Background: an optimization exercise with open tools, aiming at small area. Do not read the settings as production practice. In this exercise RTL edits were held to simulation tests only and were not proved equivalent to the original. The series may have gaps, and a smaller design here may also do less where the tests do not look.

Run 1, M1 wires:
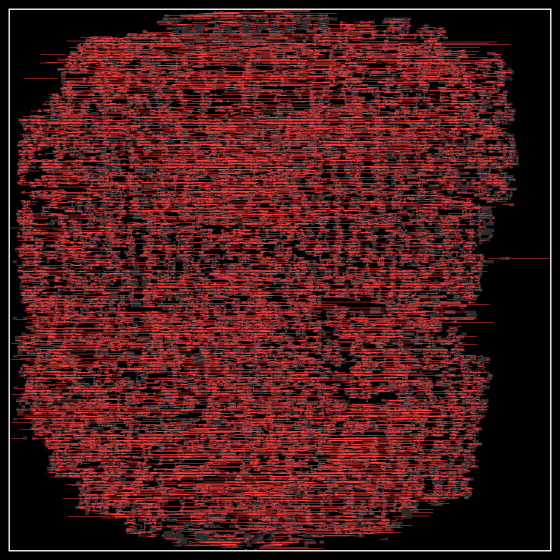
Run 1, signal wires on met2:
The bar under the picture is 100 um long.
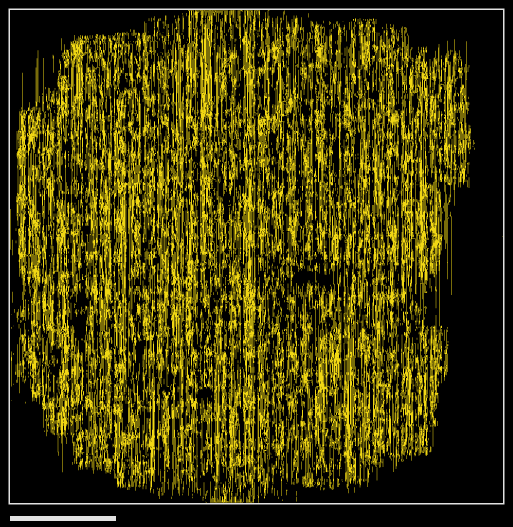
Run 1, metal 3:
The bar under the picture is 100 um long.
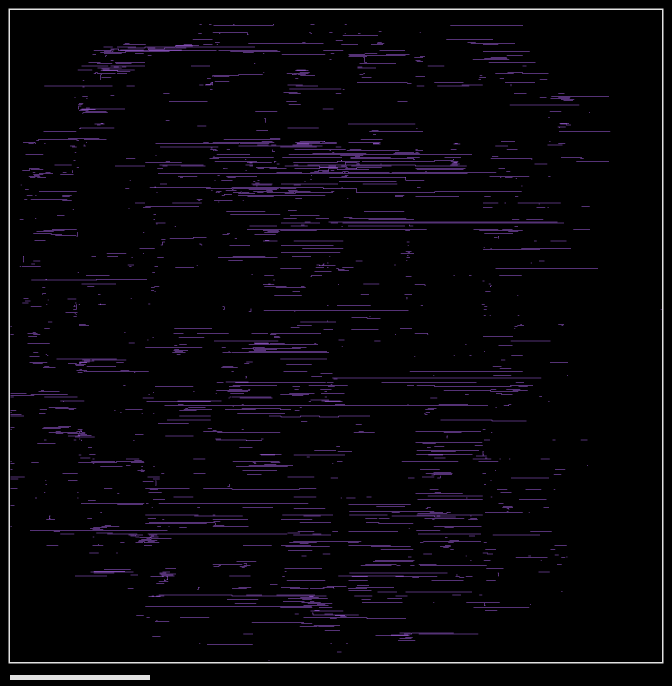
Run 1, met4 routing:
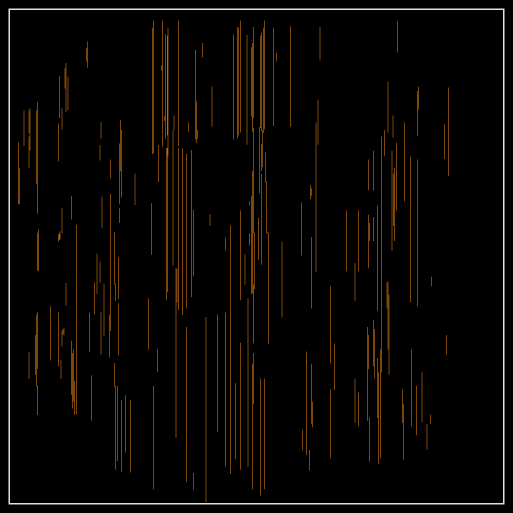
===== flow/config.mk =====
export PLATFORM = sky130hd
export DESIGN_NAME = dna_deletion_decoder
export DESIGN_NICKNAME = dna_deletion_decoder
export VERILOG_FILES = /design/flow/design.v
export SDC_FILE = /design/flow/constraint.sdc
export NUM_CORES = 4
export LEC_CHECK = 0
export CAP_MARGIN = 20
export CORE_MARGIN = 2
export CORE_UTILIZATION = 40
export SLEW_MARGIN = 20

===== flow/constraint.sdc =====
create_clock -name core_clock -period 240.0 [get_ports {clk}]
set_input_delay 48.0000 -clock core_clock [delete_from_list [all_inputs] [get_ports {clk}]]
set_output_delay 48.0000 -clock core_clock [all_outputs]
set_load 0.01 [all_outputs]

===== flow/design.v =====
module diff_word #(
    parameter N = 100   
)(
	input clk,
	input rst,
    input  [2*N-1:0] word_in,   
    output logic [2*N-1:0] word_out   
);
	logic [2*N-1:0] word_tmp;
    integer i;
	always_ff @(posedge clk or posedge rst) begin
		if (rst) begin 
			word_out <=0;
		end
		else begin 
			word_out <=word_tmp;
		end
	end
    always_comb begin 
        word_tmp[2*N-1 -: 2] = word_in[2*N-1 -: 2];   
        for (i = N-2; i >=0 ; i -= 1) begin : diff_loop
            word_tmp[2*i +: 2] = mod4_subtract(word_in[2*i +: 2], word_in[2*(i+1) +: 2]);
		end
    end
    function [1:0] mod4_subtract;
        input [1:0] current;
        input [1:0] previous;
        logic [2:0] diff;
        begin
            diff = {1'b0, current} - {1'b0, previous};   
            case (diff)
                3'b001, 3'b101: mod4_subtract = 2'b01;   
                3'b010, 3'b110: mod4_subtract = 2'b10;   
                3'b011, 3'b111: mod4_subtract = 2'b11;   
                default:        mod4_subtract = 2'b00;   
            endcase
        end
    endfunction
endmodule
module inv_syn #(
    parameter N = 6   
)(
	input clk,
	input rst,
    input  [2*N-1:0] word_in,   
    output logic [13:0] sum_out   
);
	logic [13:0] sum;
    integer i;
	always_ff @(posedge clk or posedge rst) begin
		if (rst) begin 
			sum_out <=0;
		end
		else begin 
			sum_out <=sum;
		end
	end
    always_comb begin 
        sum = 0;   
        for (i = 0; i < N; i = i + 1) begin
			if (word_in[2*i +: 2]==2'b00) begin
				sum = sum + (4 * (i+1));   
			end
			else begin
				sum = sum + (word_in[2*i +: 2] * (i+1));   
			end 
        end
    end
endmodule
module word_sum #(
    parameter N = 4   
)(
	input clk,
	input rst,
    input  [2*N-1:0] word_in,   
    output logic [9:0] sum_out    
);
	logic [9:0] sum;
    integer i;
	always_ff @(posedge clk or posedge rst) begin
		if (rst) sum_out <=0;
		else sum_out <=sum;
	end
    always_comb begin 
        sum = 0;
        for (i = 0; i < N; i++) begin
            if (!word_in[2*i +: 2]) sum=sum+4;
			else sum = sum + word_in[2*i +: 2];
        end
    end
endmodule
module find_index #(
    parameter N=100,
    parameter A=30,
    parameter B=27
)(
    input clk,
    input rst,
    input [2*(N-1)-1:0] word_in,
    input [2*(N-1)-1:0] diff_word,
    input [9:0] diff_word_sum,
    input [13:0] inv_syn,
    input logic reverse_needed,
    output logic [6:0] missing_index,
    output logic [1:0] missing_digit
);
    logic [9:0] sum_yd;
    logic [8:0] deltaj;
    logic [6:0] j;
    logic signed [13:0] delta;
    logic [2:0] gamma;
    integer a, t1, t2, t3, t4, t6, t7, i;
    logic done;
    logic [1:0] diff_val, word_val;
    always_ff @(posedge clk or posedge rst) begin
        if (rst) begin
            missing_index <= 7'b0;
            missing_digit <= 2'b00;
        end 
        else begin
            missing_index <= j;
            missing_digit <= gamma[1:0];
        end
    end
    always_comb begin
        sum_yd = 0;
        deltaj = 0;
        a = 0;
        t4 = 0;
        t6 = 0;
        i = 0;
        done = 0;
        diff_val = 0;
        word_val = 0;
        if (reverse_needed) begin
            t1 = (B - inv_syn) % 4;
            t2 = (B - inv_syn);
            t3 = (t2 % (4*N)) + (4*N);
        end
        else begin
            t1 = (A - inv_syn) % 4;
            t2 = (A - inv_syn);
            t3 = (t2 % (4*N)) + (4*N);
        end
        gamma = t1;
        delta = t3;
        if (gamma == 0) gamma = 3'b100;  
        if (delta < diff_word_sum) begin
            j = N - 2;
            sum_yd = 0;
            done = 0;
            for (int k = 0; k < N; k++) begin
                if (sum_yd >= delta) done = 1;
                if (!done) begin
                diff_val = (k <= N-2) ? ((diff_word >> (2*(N-2-k))) & 2'b11) : 2'b00;
                if (diff_val == 0) 
                    sum_yd = sum_yd + 4;
                else 
                    sum_yd = sum_yd + diff_val;
                j--;
                end
            end
            j = N - j - 3;
        end 
        else if (delta >= diff_word_sum + 4) begin
            sum_yd = diff_word_sum;
            i = N;
            j = 0;
            done = 0;
            for (int k = 0; k < N; k++) begin
                if (i < 2) done = 1;
                if (!done) begin
                word_val = (word_in >> (2*k)) & 2'b11;
                if (word_val == 0) 
                    a = gamma - 4;
                else 
                    a = gamma - word_val;
                if (a <= 0) a += 4;
                t4 = k * 4;
                diff_val = (diff_word >> (2*k)) & 2'b11;
                if (diff_val == 0) 
                    t6 = 4;
                else 
                    t6 = diff_val;
                deltaj = a + sum_yd + t4;
                if (delta == deltaj) done = 1;
                end
                if (!done) begin
                sum_yd -= t6;
                j++;
                i--;
                end
            end
            j = N - j - 1;
        end 
        else begin
            j = N - 1;
        end
    end
endmodule
module insert_digit #(
    parameter N = 6   
)(
	input clk,
	input rst,
    input [2*(N-1)-1:0] word_in,   
    input [6:0] missing_index_ltr,
	input [1:0] missing_digit,
	output logic  [2*N-1:0] word_out  
);
	logic [2*N-1:0] word;
	logic [6:0] missing_index_rtl;
	logic [2*N-1:0] word_up, word_same;
	assign word_up = {word_in, 2'b00};
	assign word_same = {2'b00, word_in};
	integer i;
	always_ff @(posedge clk or posedge rst) begin
		if (rst) 
			word_out <=0;
		else 
			word_out <=word;
	end
	always_comb begin
		missing_index_rtl=N-missing_index_ltr-1;
		for (i=0; i<N; i++) begin
			if (i == missing_index_rtl)
				word[2*i +: 2]=missing_digit;
			else if (i > missing_index_rtl || i == N-1)
				word[2*i +: 2]=word_up[2*i +: 2];
			else
				word[2*i +: 2]=word_same[2*i +: 2];
		end
	end
endmodule
module deletion_restore #(
    parameter N = 98,
	parameter A = 30,	 
	parameter B = 27	 
)(
	input clk,
	input rst,
    input [2*(N-1)-1:0] word_in,
	input reverse_needed,
    output logic [2*N-1:0] word_out
);
	logic [9:0] diff_word_sum;
	logic [2*(N-1)-1:0] diff_word;
	logic [13:0] inv_syn;
	logic [6:0] missing_index;
	logic [1:0] missing_digit;
	logic [2*N-1:0] word;
		diff_word #(.N(N-1)) diff_word0 (
			.clk(clk),
			.rst(rst),
			.word_in(word_in),
			.word_out(diff_word)
		);
		inv_syn #(.N(N-1)) inv_syn0 (
			.clk(clk),
			.rst(rst),
			.word_in(diff_word),
			.sum_out(inv_syn)
		);
		word_sum #(.N(N-1)) word_sum0 (
			.clk(clk),
			.rst(rst),
			.word_in(diff_word),
			.sum_out(diff_word_sum)
		);
		find_index #(.N(N),.A(A),.B(B)) find_index0 (
			.clk(clk),
			.rst(rst),
			.word_in(word_in),
			.diff_word(diff_word),
			.diff_word_sum(diff_word_sum),
			.inv_syn(inv_syn),
			.reverse_needed(reverse_needed),
			.missing_index(missing_index),
			.missing_digit(missing_digit)
		);
		insert_digit #(.N(N)) insert_digit0 (
			.clk(clk),
			.rst(rst),
			.word_in(word_in),
			.missing_digit(missing_digit),
			.missing_index_ltr(missing_index),
			.word_out(word)
		);
		always_ff @(posedge clk or posedge rst) begin
			if (rst) word_out <=0;
			else begin 
				word_out <=word;
			end
		end
endmodule
module dna_deletion_decoder (
	input clk,
	input rst,
	input [61:0] word_in,
	input reverse_needed,
	output [63:0] word_out
);
	deletion_restore #(.N(32),.A(30),.B(50)) deletion_restore0 (
		.clk(clk),
		.rst(rst),
		.word_in(word_in),
		.reverse_needed(reverse_needed),
		.word_out(word_out)
	);
endmodule

===== flow/run.sh =====
#!/bin/bash
# synth_recipe.tcl (not shown) runs the flow's synth.tcl, then flattens the netlist and writes it again
# the make line also repeats each setting of config.mk as NAME=value (left out here)
make -C /OpenROAD-flow-scripts/flow DESIGN_CONFIG=/design/flow/config.mk WORK_HOME=/design/flow/orfs CLKGATE_MAP_FILE= SYNTH_SCRIPT=/design/flow/synth_recipe.tcl finish

==> results_dict.tcl, run 1 <==
set metrics [dict create \
    synth-seq-area-share_pct 6.53 \
    cp.depth 492 \
    seq_cell_count 223 \
    regArea_um2 5580 \
    hold_viol 0 \
    inv_count 1238 \
    grt_pass1_wl_um 476000 \
    fin_nets 13000 \
    final.setup.tns_ps 0 \
    clock-sinks 223 \
    tap_cells 2821 \
    relSlewSlack_pct 23.2 \
    multi_input_gates 9582 \
    path_delay_family "compound AO/OA/AOI/OAI gates" \
    yosys-top-cells-count "1421 x ha_1, 1212 x inv_1, 1106 x xnor2_1" \
    signal_buffers 257 \
    area_growth_pct 6.59 \
    largest_class "multi-input gates" \
    start_util_pct 40.3 \
    rsz0062_at_grt "no" \
    slew_viol_final 0 \
    post_cts_resized 0 \
    syn_area_per_cell_um2 7.52 \
    crit_path_end "deletion_restore0.find_index0.missing_index[6]" \
    layout_common_cells "1419 x ha_1, 1209 x inv_1, 1105 x xnor2_1" \
    max_stage_delay_ps 840 \
    min_period_over_period_pct 67.9 \
    finalWorstSetupSlack_ps 77150 \
    whs_path_depth 0 \
    cp_max_fo 24 \
    port_buffers 128 \
    post_cts_buffers 0 \
    synth.ff_latch_count 223 \
    die_width_um 466 \
    grt_pass1_vias 79100 \
    crit_buf_inv 43 \
    n_antenna_cell 6 \
    coreArea_um2 212000 \
    skew_ps 34.9 \
    maxCapViolations 0 \
    final_cell_area_um2 91000 \
    yosysWarnings 6 \
    r2r_setup_slack_ps 123750 \
    seq_share_pct 6.13 \
    drt_iter0_drc 6425 \
    die-area_um2 217000 \
    synthFlopType "dfrtp_1" \
    ys_async_sr_fraction_pct 100 \
    critPathLaunch "word_in[1]" \
    hp-start "deletion_restore0.insert_digit0.word_out[57]" \
    r2r_cells 489 \
    crit_type "input pin to flip-flop" \
    finalSetupViolCount 0 \
    top_regs "deletion_restore0.insert_digit0.word_out (64), deletion_restore0.word_out (64), deletion_restore0.diff_word0.word_out (62)" \
    drc_errors 0 \
    cts_tree "built" \
    worstSkewPairLatency_ps 660 \
    clk_pin_slew_worst_paths_ps 80 \
    clk_share_pct 1.06 \
    period_minus_slack_ps 162850 \
    r2r_start "deletion_restore0.inv_syn0.sum_out[0]" \
    cts_inserted_buffers 28 \
    synth.area.top_cells "ha_1 21%, xnor2_1 11%, dfrtp_1 6.5%" \
    synthCells 11400 \
    hold_ws_ps 331 \
    root_buffer "clkbuf_16" \
    via_per_inst 5.78 \
    status "timing/DRC/antenna clean" \
    gp_congestion 0.953 \
    crit_path_start_kind "input pin" \
    die_h_um 466 \
    grt_max_degree 74 \
    grt_usage_pct 27.9 \
    dp_hpwl_um 259000 \
    fmax_mhz 6.14 \
    first_pass_iters 7 \
    path_common_cell "a21oi_1" \
    cts_buffer_depth 3 \
    multi_input_area_share_pct 81.3 \
    place_ws_ps 77820 \
    floorplan.rows 169 \
    crit_required_ps 240520 \
    drive_above_1_share_pct 5.46 \
    ys_types 149 \
    syn_area_um2 85400 \
    crit_arrival_ps 163370 \
    ioPinCount 129 \
    hold_end "deletion_restore0.word_out[57]" \
    crit_path_end_kind "flip-flop" \
    hp-class "flip-flop to flip-flop" \
    buffer_area_share_pct 2.50 \
    antenna_left 0 \
    placed_cells 14100 \
    final_common_cell "ha_1" \
    multiInputGateArea_um2 74000 \
    synth_most_common_cell "ha_1" \
    r2r_end "deletion_restore0.find_index0.missing_index[6]" \
    n_fill_cell 21500 \
    clkbuf_count 35 \
    antenna_found_initial 12 \
    synth_edf_count 0 \
    htree_levels 1 \
    post_drt_wl_per_cell_um 22.1 \
]
-- 'M1 wires' (at the start) --
The layer holds 46% of the routed length. The longest straight run is 127 um. The layer carries 144 mm of wire. The wires run mostly horizontal.
DRT Wirelength: 313000 um
grt met1 use: 38.6%
via count: 82000

-- 'signal wires on met2' (at the start) --
The layer holds 44% of the routed length. The wires run mostly vertical. The layer carries 139 mm of wire. The longest straight run is 104 um.
M2 GR Usage: 45.0%

-- 'metal 3' (at the start) --
The longest straight run is 231 um. The layer holds 5.5% of the routed length. The wires run mostly horizontal. 845 nets have wire on it.
GRT met3 Usage: 2.28%

-- 'met4 routing' (at the start) --
The longest straight run is 235 um. The layer carries 12500 um of wire.

-- run 1: cell families (layout without fill, tap and decap cells) --
family | Yosys count | count (layout) | synth area share [%]
and+or+nand+nor | 3505 | 3505 | 20.4
AOI/OAI and AO/OA | 2586 | 2586 | 20.0
adders and majority gates | 1641 | 1641 | 25.8
buffers and inverters | 1559 | 1546 | 6.99
xor gates and xnor gates | 1558 | 1558 | 16.6
muxes | 286 | 286 | 3.63
DFF | 223 | 223 | 6.53
other | 2 | 12 | 0.00879
-- run 1: worst max path at each step --
stage          cells past startpoint  slack, ps                                              to
3_5_place_dp                     496      77820  deletion_restore0.find_index0.missing_index[6]
3_3_place_gp                     485      80980  deletion_restore0.find_index0.missing_index[6]
2_1_floorplan                    542      90410  deletion_restore0.find_index0.missing_index[6]
-- run 1: layer usage --
metal / vias to the layer above / share of wire (%) / track usage (%)
li1: 39700 / - / -
met1: 39400 / 46 / 38.6
met2: 2410 / 44 / 45.0
met3: 434 / 5.5 / 2.28
met4: 0 / 4.0 / 10.5
met5: - / 0 / 0
Run 1, track usage over the die:
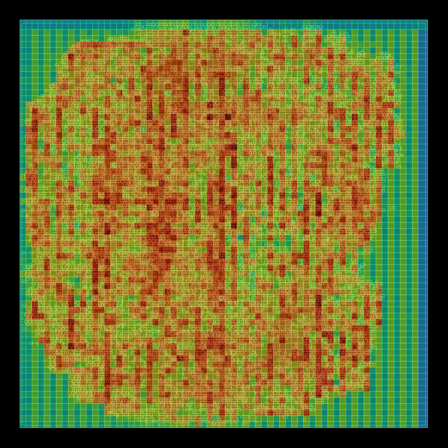

## Run 2: large edit since run 1, in outline
flow/design.v: 310 -> 7253 lines; modules unchanged: 0
  cell_a211oi_1: new, 35 lines
  cell_a21o_1: new, 15 lines
  cell_a21oi_1: new, 25 lines
  cell_a221o_1: new, 23 lines
  cell_a221oi_1: new, 61 lines
  cell_a22o_1: new, 19 lines
  cell_a22oi_1: new, 43 lines
  cell_a311oi_1: new, 49 lines
  cell_a31oi_1: new, 35 lines
  cell_a32oi_1: new, 61 lines
  cell_and2_0: new, 11 lines
  cell_and3_1: new, 15 lines
  cell_clkinv_1: new, 9 lines
  cell_fa_1: new, 58 lines
  cell_nand2_1: new, 15 lines
  cell_nand2b_1: new, 13 lines
  cell_nand3_1: new, 21 lines
  cell_nand4_1: new, 27 lines
  cell_nor2_1: new, 15 lines
  cell_nor2b_1: new, 13 lines
  cell_nor3_1: new, 21 lines
  cell_nor3b_1: new, 19 lines
  cell_nor4b_1: new, 25 lines
  cell_o211ai_1: new, 27 lines
  cell_o21a_1: new, 17 lines
  cell_o21ai_0: new, 21 lines
  cell_o21bai_1: new, 19 lines
  cell_o221ai_1: new, 33 lines
  cell_o22a_1: new, 27 lines
  cell_o22ai_1: new, 27 lines
  and 9 more new or edited modules
  removed: diff_word, inv_syn, word_sum, find_index, insert_digit, deletion_restore
==> module cell_o211ai_1 as of run 2 <==
module cell_o211ai_1(A1, A2, B1, Y, C1);
  input A1;
  wire A1;
  input A2;
  wire A2;
  input B1;
  wire B1;
  output Y;
  wire Y;
  input C1;
  wire C1;
  wire _00_;
  wire _01_;
  wire _02_;
  wire _03_;
  wire _04_;
  wire _05_;
  wire _06_;
  assign _04_ = _00_ & _01_;
  assign _05_ = _04_ | _02_;
  assign _06_ = _05_ | _03_;
  assign _00_ = ~A1;
  assign _01_ = ~A2;
  assign _02_ = ~B1;
  assign _03_ = ~C1;
  assign Y = _06_;
endmodule
==> module cell_a31oi_1 as of run 2 <==
module cell_a31oi_1(A1, A2, A3, B1, Y);
  input A1;
  wire A1;
  input A2;
  wire A2;
  input A3;
  wire A3;
  input B1;
  wire B1;
  output Y;
  wire Y;
  wire _00_;
  wire _01_;
  wire _02_;
  wire _03_;
  wire _04_;
  wire _05_;
  wire _06_;
  wire _07_;
  wire _08_;
  wire _09_;
  wire _10_;
  assign _06_ = _00_ & _01_;
  assign _07_ = _02_ & _03_;
  assign _08_ = _04_ & _05_;
  assign _09_ = _06_ | _07_;
  assign _10_ = _09_ | _08_;
  assign _00_ = ~A1;
  assign _01_ = ~B1;
  assign _02_ = ~A2;
  assign _03_ = ~B1;
  assign _04_ = ~A3;
  assign _05_ = ~B1;
  assign Y = _10_;
endmodule
==> module cell_a21oi_1 as of run 2 <==
module cell_a21oi_1(A1, A2, B1, Y);
  input A1;
  wire A1;
  input A2;
  wire A2;
  input B1;
  wire B1;
  output Y;
  wire Y;
  wire _00_;
  wire _01_;
  wire _02_;
  wire _03_;
  wire _04_;
  wire _05_;
  wire _06_;
  assign _04_ = _00_ & _01_;
  assign _05_ = _02_ & _03_;
  assign _06_ = _04_ | _05_;
  assign _00_ = ~A1;
  assign _01_ = ~B1;
  assign _02_ = ~A2;
  assign _03_ = ~B1;
  assign Y = _06_;
endmodule
==> module cell_a221o_1 as of run 2 <==
module cell_a221o_1(A1, A2, B1, B2, X, C1);
  input A1;
  wire A1;
  input A2;
  wire A2;
  input B1;
  wire B1;
  input B2;
  wire B2;
  output X;
  wire X;
  input C1;
  wire C1;
  wire _0_;
  wire _1_;
  wire _2_;
  wire _3_;
  assign _0_ = B1 & B2;
  assign _1_ = A1 & A2;
  assign _2_ = _0_ | _1_;
  assign _3_ = _2_ | C1;
  assign X = _3_;
endmodule
==> module cell_a22oi_1 as of run 2 <==
module cell_a22oi_1(A1, A2, B1, B2, Y);
  input A1;
  wire A1;
  input A2;
  wire A2;
  input B1;
  wire B1;
  input B2;
  wire B2;
  output Y;
  wire Y;
  wire _00_;
  wire _01_;
  wire _02_;
  wire _03_;
  wire _04_;
  wire _05_;
  wire _06_;
  wire _07_;
  wire _08_;
  wire _09_;
  wire _10_;
  wire _11_;
  wire _12_;
  wire _13_;
  wire _14_;
  assign _08_ = _00_ & _01_;
  assign _09_ = _02_ & _03_;
  assign _10_ = _04_ & _05_;
  assign _11_ = _06_ & _07_;
  assign _12_ = _08_ | _09_;
  assign _13_ = _12_ | _10_;
  assign _14_ = _13_ | _11_;
  assign _00_ = ~A1;
  assign _01_ = ~B1;
  assign _02_ = ~A1;
  assign _03_ = ~B2;
  assign _04_ = ~A2;
  assign _05_ = ~B1;
  assign _06_ = ~A2;
  assign _07_ = ~B2;
  assign Y = _14_;
endmodule
==> module cell_or3_1 as of run 2 <==
module cell_or3_1(A, B, C, X);
  input A;
  wire A;
  input B;
  wire B;
  input C;
  wire C;
  output X;
  wire X;
  wire _0_;
  wire _1_;
  assign _0_ = A | B;
  assign _1_ = _0_ | C;
  assign X = _1_;
endmodule
==> module cell_nor4b_1 as of run 2 <==
module cell_nor4b_1(A, B, C, Y, D_N);
  input A;
  wire A;
  input B;
  wire B;
  input C;
  wire C;
  output Y;
  wire Y;
  input D_N;
  wire D_N;
  wire _00_;
  wire _01_;
  wire _02_;
  wire _03_;
  wire _04_;
  wire _05_;
  assign _03_ = _00_ & _01_;
  assign _04_ = _03_ & _02_;
  assign _05_ = _04_ & D_N;
  assign _00_ = ~A;
  assign _01_ = ~B;
  assign _02_ = ~C;
  assign Y = _05_;
endmodule
==> module cell_o21bai_1 as of run 2 <==
module cell_o21bai_1(A1, A2, Y, B1_N);
  input A1;
  wire A1;
  input A2;
  wire A2;
  output Y;
  wire Y;
  input B1_N;
  wire B1_N;
  wire _0_;
  wire _1_;
  wire _2_;
  wire _3_;
  assign _2_ = _0_ & _1_;
  assign _3_ = _2_ | B1_N;
  assign _0_ = ~A1;
  assign _1_ = ~A2;
  assign Y = _3_;
endmodule
==> module cell_nor2b_1 as of run 2 <==
module cell_nor2b_1(A, Y, B_N);
  input A;
  wire A;
  output Y;
  wire Y;
  input B_N;
  wire B_N;
  wire _0_;
  wire _1_;
  assign _1_ = _0_ & B_N;
  assign _0_ = ~A;
  assign Y = _1_;
endmodule
==> module cell_a32oi_1 as of run 2 <==
module cell_a32oi_1(A1, A2, A3, B1, B2, Y);
  input A1;
  wire A1;
  input A2;
  wire A2;
  input A3;
  wire A3;
  input B1;
  wire B1;
  input B2;
  wire B2;
  output Y;
  wire Y;
  wire _00_;
  wire _01_;
  wire _02_;
  wire _03_;
  wire _04_;
  wire _05_;
  wire _06_;
  wire _07_;
  wire _08_;
  wire _09_;
  wire _10_;
  wire _11_;
  wire _12_;
  wire _13_;
  wire _14_;
  wire _15_;
  wire _16_;
  wire _17_;
  wire _18_;
  wire _19_;
  wire _20_;
  wire _21_;
  wire _22_;
  assign _12_ = _00_ & _01_;
  assign _13_ = _02_ & _03_;
  assign _14_ = _04_ & _05_;
  assign _15_ = _06_ & _07_;
  assign _16_ = _08_ & _09_;
  assign _17_ = _10_ & _11_;
  assign _18_ = _12_ | _13_;
  assign _19_ = _18_ | _14_;
  assign _20_ = _19_ | _15_;
  assign _21_ = _20_ | _16_;
  assign _22_ = _21_ | _17_;
  assign _00_ = ~A1;
  assign _01_ = ~B1;
  assign _02_ = ~A1;
  assign _03_ = ~B2;
  assign _04_ = ~A2;
  assign _05_ = ~B1;
  assign _06_ = ~A3;
  assign _07_ = ~B1;
  assign _08_ = ~A2;
  assign _09_ = ~B2;
  assign _10_ = ~A3;
  assign _11_ = ~B2;
  assign Y = _22_;
endmodule
==> module cell_nand4_1 as of run 2 <==
module cell_nand4_1(A, B, C, D, Y);
  input A;
  wire A;
  input B;
  wire B;
  input C;
  wire C;
  input D;
  wire D;
  output Y;
  wire Y;
  wire _00_;
  wire _01_;
  wire _02_;
  wire _03_;
  wire _04_;
  wire _05_;
  wire _06_;
  assign _04_ = _00_ | _01_;
  assign _05_ = _04_ | _02_;
  assign _06_ = _05_ | _03_;
  assign _00_ = ~A;
  assign _01_ = ~B;
  assign _02_ = ~C;
  assign _03_ = ~D;
  assign Y = _06_;
endmodule
==> module cell_and2_0 as of run 2 <==
module cell_and2_0(A, B, X);
  input A;
  wire A;
  input B;
  wire B;
  output X;
  wire X;
  wire _0_;
  assign _0_ = A & B;
  assign X = _0_;
endmodule
==> module cell_nand3_1 as of run 2 <==
module cell_nand3_1(A, B, C, Y);
  input A;
  wire A;
  input B;
  wire B;
  input C;
  wire C;
  output Y;
  wire Y;
  wire _0_;
  wire _1_;
  wire _2_;
  wire _3_;
  wire _4_;
  assign _3_ = _0_ | _1_;
  assign _4_ = _3_ | _2_;
  assign _0_ = ~A;
  assign _1_ = ~B;
  assign _2_ = ~C;
  assign Y = _4_;
endmodule
==> module cell_nor2_1 as of run 2 <==
module cell_nor2_1(A, B, Y);
  input A;
  wire A;
  input B;
  wire B;
  output Y;
  wire Y;
  wire _0_;
  wire _1_;
  wire _2_;
  assign _2_ = _0_ & _1_;
  assign _0_ = ~A;
  assign _1_ = ~B;
  assign Y = _2_;
endmodule
==> module cell_o41ai_1 as of run 2 <==
module cell_o41ai_1(A1, A2, A3, A4, B1, Y);
  input A1;
  wire A1;
  input A2;
  wire A2;
  input A3;
  wire A3;
  input A4;
  wire A4;
  input B1;
  wire B1;
  output Y;
  wire Y;
  wire _00_;
  wire _01_;
  wire _02_;
  wire _03_;
  wire _04_;
  wire _05_;
  wire _06_;
  wire _07_;
  wire _08_;
  assign _05_ = _00_ & _01_;
  assign _06_ = _05_ & _02_;
  assign _07_ = _06_ & _03_;
  assign _08_ = _07_ | _04_;
  assign _00_ = ~A1;
  assign _01_ = ~A2;
  assign _02_ = ~A3;
  assign _03_ = ~A4;
  assign _04_ = ~B1;
  assign Y = _08_;
endmodule
==> module cell_o31ai_1 as of run 2 <==
module cell_o31ai_1(A1, A2, A3, B1, Y);
  input A1;
  wire A1;
  input A2;
  wire A2;
  input A3;
  wire A3;
  input B1;
  wire B1;
  output Y;
  wire Y;
  wire _00_;
  wire _01_;
  wire _02_;
  wire _03_;
  wire _04_;
  wire _05_;
  wire _06_;
  assign _04_ = _00_ & _01_;
  assign _05_ = _04_ & _02_;
  assign _06_ = _05_ | _03_;
  assign _00_ = ~A1;
  assign _01_ = ~A2;
  assign _02_ = ~A3;
  assign _03_ = ~B1;
  assign Y = _06_;
endmodule
==> module cell_a22o_1 as of run 2 <==
module cell_a22o_1(A1, A2, B1, B2, X);
  input A1;
  wire A1;
  input A2;
  wire A2;
  input B1;
  wire B1;
  input B2;
  wire B2;
  output X;
  wire X;
  wire _0_;
  wire _1_;
  wire _2_;
  assign _0_ = B1 & B2;
  assign _1_ = A1 & A2;
  assign _2_ = _0_ | _1_;
  assign X = _2_;
endmodule
==> module cell_o21a_1 as of run 2 <==
module cell_o21a_1(A1, A2, B1, X);
  input A1;
  wire A1;
  input A2;
  wire A2;
  input B1;
  wire B1;
  output X;
  wire X;
  wire _0_;
  wire _1_;
  wire _2_;
  assign _0_ = A1 & B1;
  assign _1_ = A2 & B1;
  assign _2_ = _0_ | _1_;
  assign X = _2_;
endmodule
==> module cell_a221oi_1 as of run 2 <==
module cell_a221oi_1(A1, A2, B1, B2, Y, C1);
  input A1;
  wire A1;
  input A2;
  wire A2;
  input B1;
  wire B1;
  input B2;
  wire B2;
  output Y;
  wire Y;
  input C1;
  wire C1;
  wire _00_;
  wire _01_;
  wire _02_;
  wire _03_;
  wire _04_;
  wire _05_;
  wire _06_;
  wire _07_;
  wire _08_;
  wire _09_;
  wire _10_;
  wire _11_;
  wire _12_;
  wire _13_;
  wire _14_;
  wire _15_;
  wire _16_;
  wire _17_;
  wire _18_;
  wire _19_;
  wire _20_;
  wire _21_;
  wire _22_;
  assign _12_ = _00_ & _01_;
  assign _13_ = _12_ & _02_;
  assign _14_ = _03_ & _04_;
  assign _15_ = _14_ & _05_;
  assign _16_ = _06_ & _07_;
  assign _17_ = _16_ & _08_;
  assign _18_ = _09_ & _10_;
  assign _19_ = _18_ & _11_;
  assign _20_ = _13_ | _15_;
  assign _21_ = _20_ | _17_;
  assign _22_ = _21_ | _19_;
  assign _00_ = ~A1;
  assign _01_ = ~B1;
  assign _02_ = ~C1;
  assign _03_ = ~A1;
  assign _04_ = ~B2;
  assign _05_ = ~C1;
  assign _06_ = ~A2;
  assign _07_ = ~B1;
  assign _08_ = ~C1;
  assign _09_ = ~A2;
  assign _10_ = ~B2;
  assign _11_ = ~C1;
  assign Y = _22_;
endmodule
==> module cell_xnor2_1 as of run 2 <==
module cell_xnor2_1(A, B, Y);
  input A;
  wire A;
  input B;
  wire B;
  output Y;
  wire Y;
  wire _0_;
  wire _1_;
  wire _2_;
  wire _3_;
  wire _4_;
  assign _2_ = _0_ & _1_;
  assign _3_ = A & B;
  assign _4_ = _2_ | _3_;
  assign _0_ = ~A;
  assign _1_ = ~B;
  assign Y = _4_;
endmodule
==> module cell_clkinv_1 as of run 2 <==
module cell_clkinv_1(A, Y);
  input A;
  wire A;
  output Y;
  wire Y;
  wire _0_;
  assign _0_ = ~A;
  assign Y = _0_;
endmodule
==> module cell_nor3_1 as of run 2 <==
module cell_nor3_1(A, B, C, Y);
  input A;
  wire A;
  input B;
  wire B;
  input C;
  wire C;
  output Y;
  wire Y;
  wire _0_;
  wire _1_;
  wire _2_;
  wire _3_;
  wire _4_;
  assign _3_ = _0_ & _1_;
  assign _4_ = _3_ & _2_;
  assign _0_ = ~A;
  assign _1_ = ~B;
  assign _2_ = ~C;
  assign Y = _4_;
endmodule
==> module cell_o221ai_1 as of run 2 <==
module cell_o221ai_1(A1, A2, B1, B2, Y, C1);
  input A1;
  wire A1;
  input A2;
  wire A2;
  input B1;
  wire B1;
  input B2;
  wire B2;
  output Y;
  wire Y;
  input C1;
  wire C1;
  wire _00_;
  wire _01_;
  wire _02_;
  wire _03_;
  wire _04_;
  wire _05_;
  wire _06_;
  wire _07_;
  wire _08_;
  assign _05_ = _00_ & _01_;
  assign _06_ = _02_ & _03_;
  assign _07_ = _05_ | _06_;
  assign _08_ = _07_ | _04_;
  assign _00_ = ~B1;
  assign _01_ = ~B2;
  assign _02_ = ~A1;
  assign _03_ = ~A2;
  assign _04_ = ~C1;
  assign Y = _08_;
endmodule
==> module cell_xor2_1 as of run 2 <==
module cell_xor2_1(A, B, X);
  input A;
  wire A;
  input B;
  wire B;
  output X;
  wire X;
  wire _0_;
  wire _1_;
  wire _2_;
  wire _3_;
  wire _4_;
  assign _2_ = A & _0_;
  assign _3_ = _1_ & B;
  assign _4_ = _2_ | _3_;
  assign _0_ = ~B;
  assign _1_ = ~A;
  assign X = _4_;
endmodule
==> module cell_o32a_1 as of run 2 <==
module cell_o32a_1(A1, A2, A3, B1, B2, X);
  input A1;
  wire A1;
  input A2;
  wire A2;
  input A3;
  wire A3;
  input B1;
  wire B1;
  input B2;
  wire B2;
  output X;
  wire X;
  wire _00_;
  wire _01_;
  wire _02_;
  wire _03_;
  wire _04_;
  wire _05_;
  wire _06_;
  wire _07_;
  wire _08_;
  wire _09_;
  wire _10_;
  assign _00_ = A1 & B1;
  assign _01_ = A1 & B2;
  assign _02_ = A2 & B1;
  assign _03_ = A3 & B1;
  assign _04_ = A2 & B2;
  assign _05_ = A3 & B2;
  assign _06_ = _00_ | _01_;
  assign _07_ = _06_ | _02_;
  assign _08_ = _07_ | _03_;
  assign _09_ = _08_ | _04_;
  assign _10_ = _09_ | _05_;
  assign X = _10_;
endmodule
==> module cell_fa_1 as of run 2 <==
module cell_fa_1(A, B, CIN, COUT, SUM);
  input A;
  wire A;
  input B;
  wire B;
  input CIN;
  wire CIN;
  output COUT;
  wire COUT;
  output SUM;
  wire SUM;
  wire _00_;
  wire _01_;
  wire _02_;
  wire _03_;
  wire _04_;
  wire _05_;
  wire _06_;
  wire _07_;
  wire _08_;
  wire _09_;
  wire _10_;
  wire _11_;
  wire _12_;
  wire _13_;
  wire _14_;
  wire _15_;
  wire _16_;
  wire _17_;
  wire _18_;
  wire _19_;
  wire _20_;
  wire _21_;
  assign _06_ = A & B;
  assign _07_ = A & CIN;
  assign _08_ = B & CIN;
  assign _09_ = A & _00_;
  assign _10_ = _09_ & _01_;
  assign _11_ = _02_ & B;
  assign _12_ = _11_ & _03_;
  assign _13_ = _04_ & _05_;
  assign _14_ = _13_ & CIN;
  assign _15_ = A & B;
  assign _16_ = _15_ & CIN;
  assign _17_ = _06_ | _07_;
  assign _18_ = _17_ | _08_;
  assign _19_ = _10_ | _12_;
  assign _20_ = _19_ | _14_;
  assign _21_ = _20_ | _16_;
  assign _00_ = ~B;
  assign _01_ = ~CIN;
  assign _02_ = ~A;
  assign _03_ = ~CIN;
  assign _04_ = ~A;
  assign _05_ = ~B;
  assign COUT = _18_;
  assign SUM = _21_;
endmodule
==> module cell_nand2_1 as of run 2 <==
module cell_nand2_1(A, B, Y);
  input A;
  wire A;
  input B;
  wire B;
  output Y;
  wire Y;
  wire _0_;
  wire _1_;
  wire _2_;
  assign _2_ = _0_ | _1_;
  assign _0_ = ~A;
  assign _1_ = ~B;
  assign Y = _2_;
endmodule
==> module cell_and3_1 as of run 2 <==
module cell_and3_1(A, B, C, X);
  input A;
  wire A;
  input B;
  wire B;
  input C;
  wire C;
  output X;
  wire X;
  wire _0_;
  wire _1_;
  assign _0_ = A & B;
  assign _1_ = _0_ & C;
  assign X = _1_;
endmodule
==> module cell_a21o_1 as of run 2 <==
module cell_a21o_1(A1, A2, B1, X);
  input A1;
  wire A1;
  input A2;
  wire A2;
  input B1;
  wire B1;
  output X;
  wire X;
  wire _0_;
  wire _1_;
  assign _0_ = A1 & A2;
  assign _1_ = _0_ | B1;
  assign X = _1_;
endmodule
==> module cell_o22a_1 as of run 2 <==
module cell_o22a_1(A1, A2, B1, B2, X);
  input A1;
  wire A1;
  input A2;
  wire A2;
  input B1;
  wire B1;
  input B2;
  wire B2;
  output X;
  wire X;
  wire _00_;
  wire _01_;
  wire _02_;
  wire _03_;
  wire _04_;
  wire _05_;
  wire _06_;
  assign _00_ = A1 & B1;
  assign _01_ = A2 & B1;
  assign _02_ = A1 & B2;
  assign _03_ = A2 & B2;
  assign _04_ = _00_ | _01_;
  assign _05_ = _04_ | _02_;
  assign _06_ = _05_ | _03_;
  assign X = _06_;
endmodule
==> module cell_o22ai_1 as of run 2 <==
module cell_o22ai_1(A1, A2, B1, B2, Y);
  input A1;
  wire A1;
  input A2;
  wire A2;
  input B1;
  wire B1;
  input B2;
  wire B2;
  output Y;
  wire Y;
  wire _00_;
  wire _01_;
  wire _02_;
  wire _03_;
  wire _04_;
  wire _05_;
  wire _06_;
  assign _04_ = _00_ & _01_;
  assign _05_ = _02_ & _03_;
  assign _06_ = _04_ | _05_;
  assign _00_ = ~B1;
  assign _01_ = ~B2;
  assign _02_ = ~A1;
  assign _03_ = ~A2;
  assign Y = _06_;
endmodule
==> module cell_or2_0 as of run 2 <==
module cell_or2_0(A, B, X);
  input A;
  wire A;
  input B;
  wire B;
  output X;
  wire X;
  wire _0_;
  assign _0_ = A | B;
  assign X = _0_;
endmodule
==> flow/flow/run.sh (new file) <==
#!/bin/bash
set -euo pipefail
cd "$(dirname "$0")/.."
W=$PWD
RES=$W/orfs/results/${FLOW_PLATFORM:-sky130hd}/dna_deletion_decoder/base
YOSYS=yosys
if [[ -x $FLOW_HOME/../tools/install/yosys/bin/yosys ]]; then
  YOSYS=$FLOW_HOME/../tools/install/yosys/bin/yosys
fi

# 1. the standard synthesis (kept for reference)
bash standard.sh synth > flow_1_standard_synth.log 2>&1
cp "$RES/1_2_yosys.v" flow_standard_netlist.v

# 2. the RTL's cells as the platform's cells
$YOSYS -c flow/netlist.tcl > flow_2_netlist.log 2>&1
if grep -oE '\\[^ ]+' netlist.v | grep -q '[/:]'; then
  echo "netlist has names with / or :" >&2
  exit 1
fi
cp netlist.v "$RES/1_2_yosys.v"
rm -f "$RES/1_synth.odb"
bash standard.sh synth > flow_3_synth_odb.log 2>&1

# 3. the standard layout, port buffers of buf_1
bash standard.sh "BUFFER_PORTS_ARGS=-buffer_cell sky130_fd_sc_hd__buf_1" finish > flow_4_layout.log 2>&1
test -s out/final.def
==> flow/flow/netlist.tcl (new file) <==
# Reads the RTL (a netlist of cell_X modules) and makes every cell_X
# instance the platform cell sky130_fd_sc_hd__X, whose function cell_X
# copies.  Writes netlist.v.
yosys -import
set lib $::env(FLOW_HOME)/platforms/sky130hd/lib/sky130_fd_sc_hd__tt_025C_1v80.lib
set top $::env(FLOW_TOP)
read_liberty -lib $lib
read_verilog -sv $::env(FLOW_DESIGN)
hierarchy -check -top $top
set f [open $::env(FLOW_DESIGN) r]
set text [read $f]
close $f
foreach m [lsort -unique [regexp -all -inline {\mcell_[A-Za-z0-9_]+} $text]] {
  set c [string range $m 5 end]
  chtype -map $m sky130_fd_sc_hd__$c
}
hierarchy -top $top
opt_clean
check -assert -mapped
tee -o netlist_stat.txt stat -liberty $lib
write_verilog -noattr -nohex -nodec netlist.v
==> flow/standard.sh (new file) <==
#!/bin/bash
# synth_recipe.tcl (not shown) runs the flow's synth.tcl, then flattens the netlist and writes it again
# the make line also repeats each setting of config.mk as NAME=value (left out here)
make -C /OpenROAD-flow-scripts/flow DESIGN_CONFIG=/design/flow/config.mk WORK_HOME=/design/flow/orfs CLKGATE_MAP_FILE= SYNTH_SCRIPT=/design/flow/synth_recipe.tcl "${@:-finish}"
--- a/flow/config.mk
+++ b/flow/config.mk
@@ -9,3 +9,4 @@
 export CORE_MARGIN = 2
 export CORE_UTILIZATION = 40
+export GPL_TIMING_DRIVEN = 0
 export SLEW_MARGIN = 20
removed: flow/run.sh
Run 2, track usage over the die:
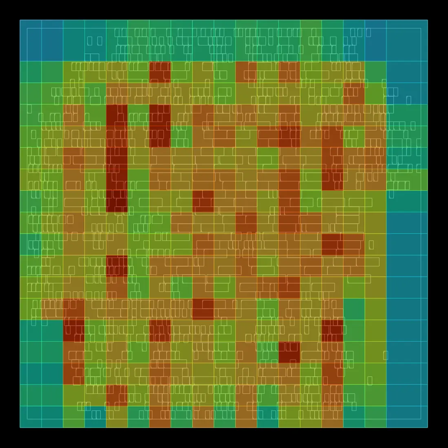
grt met1 use: 38.5%
GRT met3 Usage: 1.75%
Wirelength per Cell: 16.7 um
M2 GR Usage: 40.7%

Run 2, port wiring:
The bar under the picture is 50 um long.
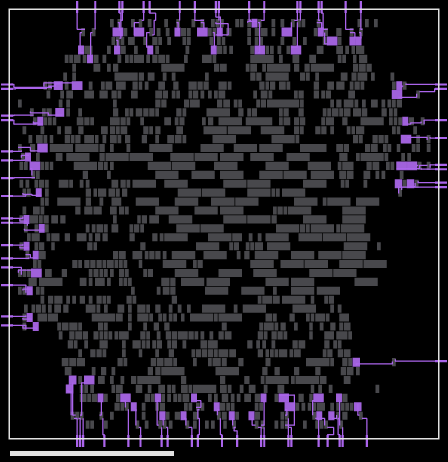
Key: purple = `word_out` [bits 64, direction output, edge 21 bottom, 18 top, 16 left, 9 right, end cells 64, buffers 64, wire 710 um]
# IOs: 129
Port Buf Inserts: 127

==> run 2 against run 1 <==
Synthesized cell count shrank 92%; critical path type is now input pin to output pin; maximum frequency increased by 38%; clock-buffer cell count down 35; first-iteration DRC count fell by 93%; global-route usage down 2.9 points; cell count fell by 91%; setup slack improved by 45000 ps; die area fell by 92%; non-clock buffer count down 128; via count shrank 91%; highest routed layer unchanged; worst hold slack better by 96000 ps.
==> results_dict.tcl, run 2 <==
set metrics [dict create \
    status "timing/DRC/antenna clean" \
    finalWorstSetupSlack_ps 121930 \
    die_h_um 130 \
    rsz0062_at_grt "no" \
    slew_viol_final 0 \
    period_minus_slack_ps 118070 \
    grt_usage_pct 25.0 \
    floorplan.rows 46 \
    antenna_found_initial 0 \
    coreArea_um2 15800 \
    layout_common_cells "146 x clkinv_1, 146 x nor2_1, 135 x o21ai_0" \
    post_cts_resized 0 \
    hold_ws_ps 96400 \
    crit_path_end_kind "output pin" \
    grt_overflow 0 \
    crit_path_start_kind "input pin" \
    fmax_mhz 8.47 \
    clkbuf_count 0 \
    fin_cells 1267 \
    crit_arrival_ps 70070 \
    final.setup.tns_ps 0 \
    relSlewSlack_pct 26.8 \
    drt_iter0_drc 437 \
    first_pass_iters 7 \
    fin_util_pct 45.6 \
    fin_nets 1243 \
    hold_viol 0 \
    crit_required_ps 192000 \
    holdBufCountCts 0 \
    placed_cells 1266 \
    crit_type "input pin to output pin" \
    n_fill_cell 1761 \
    die-area_um2 17000 \
    cp_max_fo 32 \
    maxCapViolations 0 \
    hp-class "input pin to output pin" \
    die_width_um 130 \
    n_antenna_cell 0 \
    path_common_cell "nor2_1" \
    synthCells 922 \
    finalSetupViolCount 0 \
    via_per_inst 5.50 \
    yosysWarnings 0 \
    seq_cell_count 0 \
    drc_errors 0 \
    worst_pin_slew_ps 1090 \
    min_period_over_period_pct 49.2 \
    max_stage_delay_ps 1050 \
    grt_max_degree 33 \
    dp_hpwl_um 18100 \
    syn_area_um2 6400 \
    grt_pass1_wl_um 33600 \
    gp_congestion 0.917 \
    syn_area_per_cell_um2 6.94 \
    post_cts_buffers 0 \
    place_ws_ps 122110 \
    drive_above_1_share_pct 0.571 \
    antenna_left 0 \
    area_growth_pct 12.4 \
    grt_pass1_vias 6367 \
    regArea_um2 0 \
    start_util_pct 40.6 \
    slowest_stage "clkinv_1" \
]
Run 2, signal wires on met2:
The bar under the picture is 50 um long.
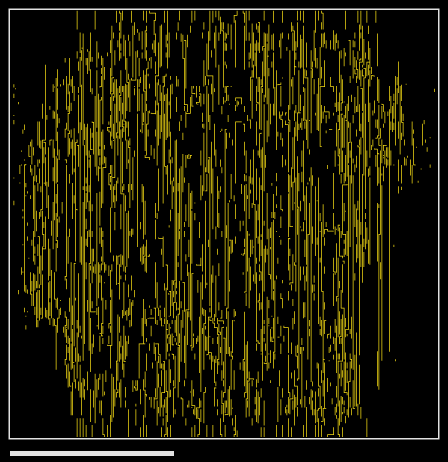
The layer carries 9850 um of wire. The layer holds 46% of the routed length.
DRT Wirelength: 21200 um
via count: 6973

## run 2: final timing paths
check | startpoint | endpoint | slack [ps] | cells after the start
max | word_in[2] | word_out[62] | 121930 | 78
min | word_in[4] | word_out[4] | 96400 | 4
## run 2: layout make-up
class              count  area [um^2]  share of cell area (%)
well taps            216          270                    3.76
repair buffers       129          509                    7.08
inverters            146          548                    7.62
multi-input cells    776         5860                    81.5
## run 2: worst max-delay path: cells and delay by family
| kind | cells | cell delay [ps] |
|---|---|---|
| buf+inv | 14 | 2720 |
| simple gates | 34 | 7670 |
| fa+ha+maj | 18 | 8740 |
| compound gates | 10 | 2400 |
| xor+xnor | 2 | 450 |
## run 2: layer usage
metal / global-route usage [%] / wire length (um)
met3: 1.75 / 1170
met2: 40.7 / 9850
met1: 38.5 / 10100
met5: 0 / 0
met4: 1.69 / 85
## run 2: stage by stage
step	instance area, um^2
after CTS	7190
after detailed placement	7190
after global routing	7190
after floorplan	6400
after global placement	7150
final	7190

## re-timing with driven ports
In the flow no input, the clock included, has a driving cell. The finished layout below was timed again as built, in two steps.
Step 1: set_driving_cell puts a clkbuf_16 on clk and a buf_2 on each other input, an assumption about the parent block.
Step 2 moves the port delays by t, midway between the first and last clock arrival at a register: inputs arrive t later, outputs are due t later. That takes back most of the time a late clock gives input paths.
Three values: no drivers, after step 1, after step 2; two values: the first two.
run: run 1
t, ns: 0.717
setup WS [ns]: 77.150 / 77.061 / 76.344
worst setup path at the end: input to register
worst register clock-pin slew, ns: 0.08 / 0.08
After both steps setup and hold are still met in run 1. The setup slack of run 1 moves by -0.089 ns with the drivers and by -0.806 ns with both steps.
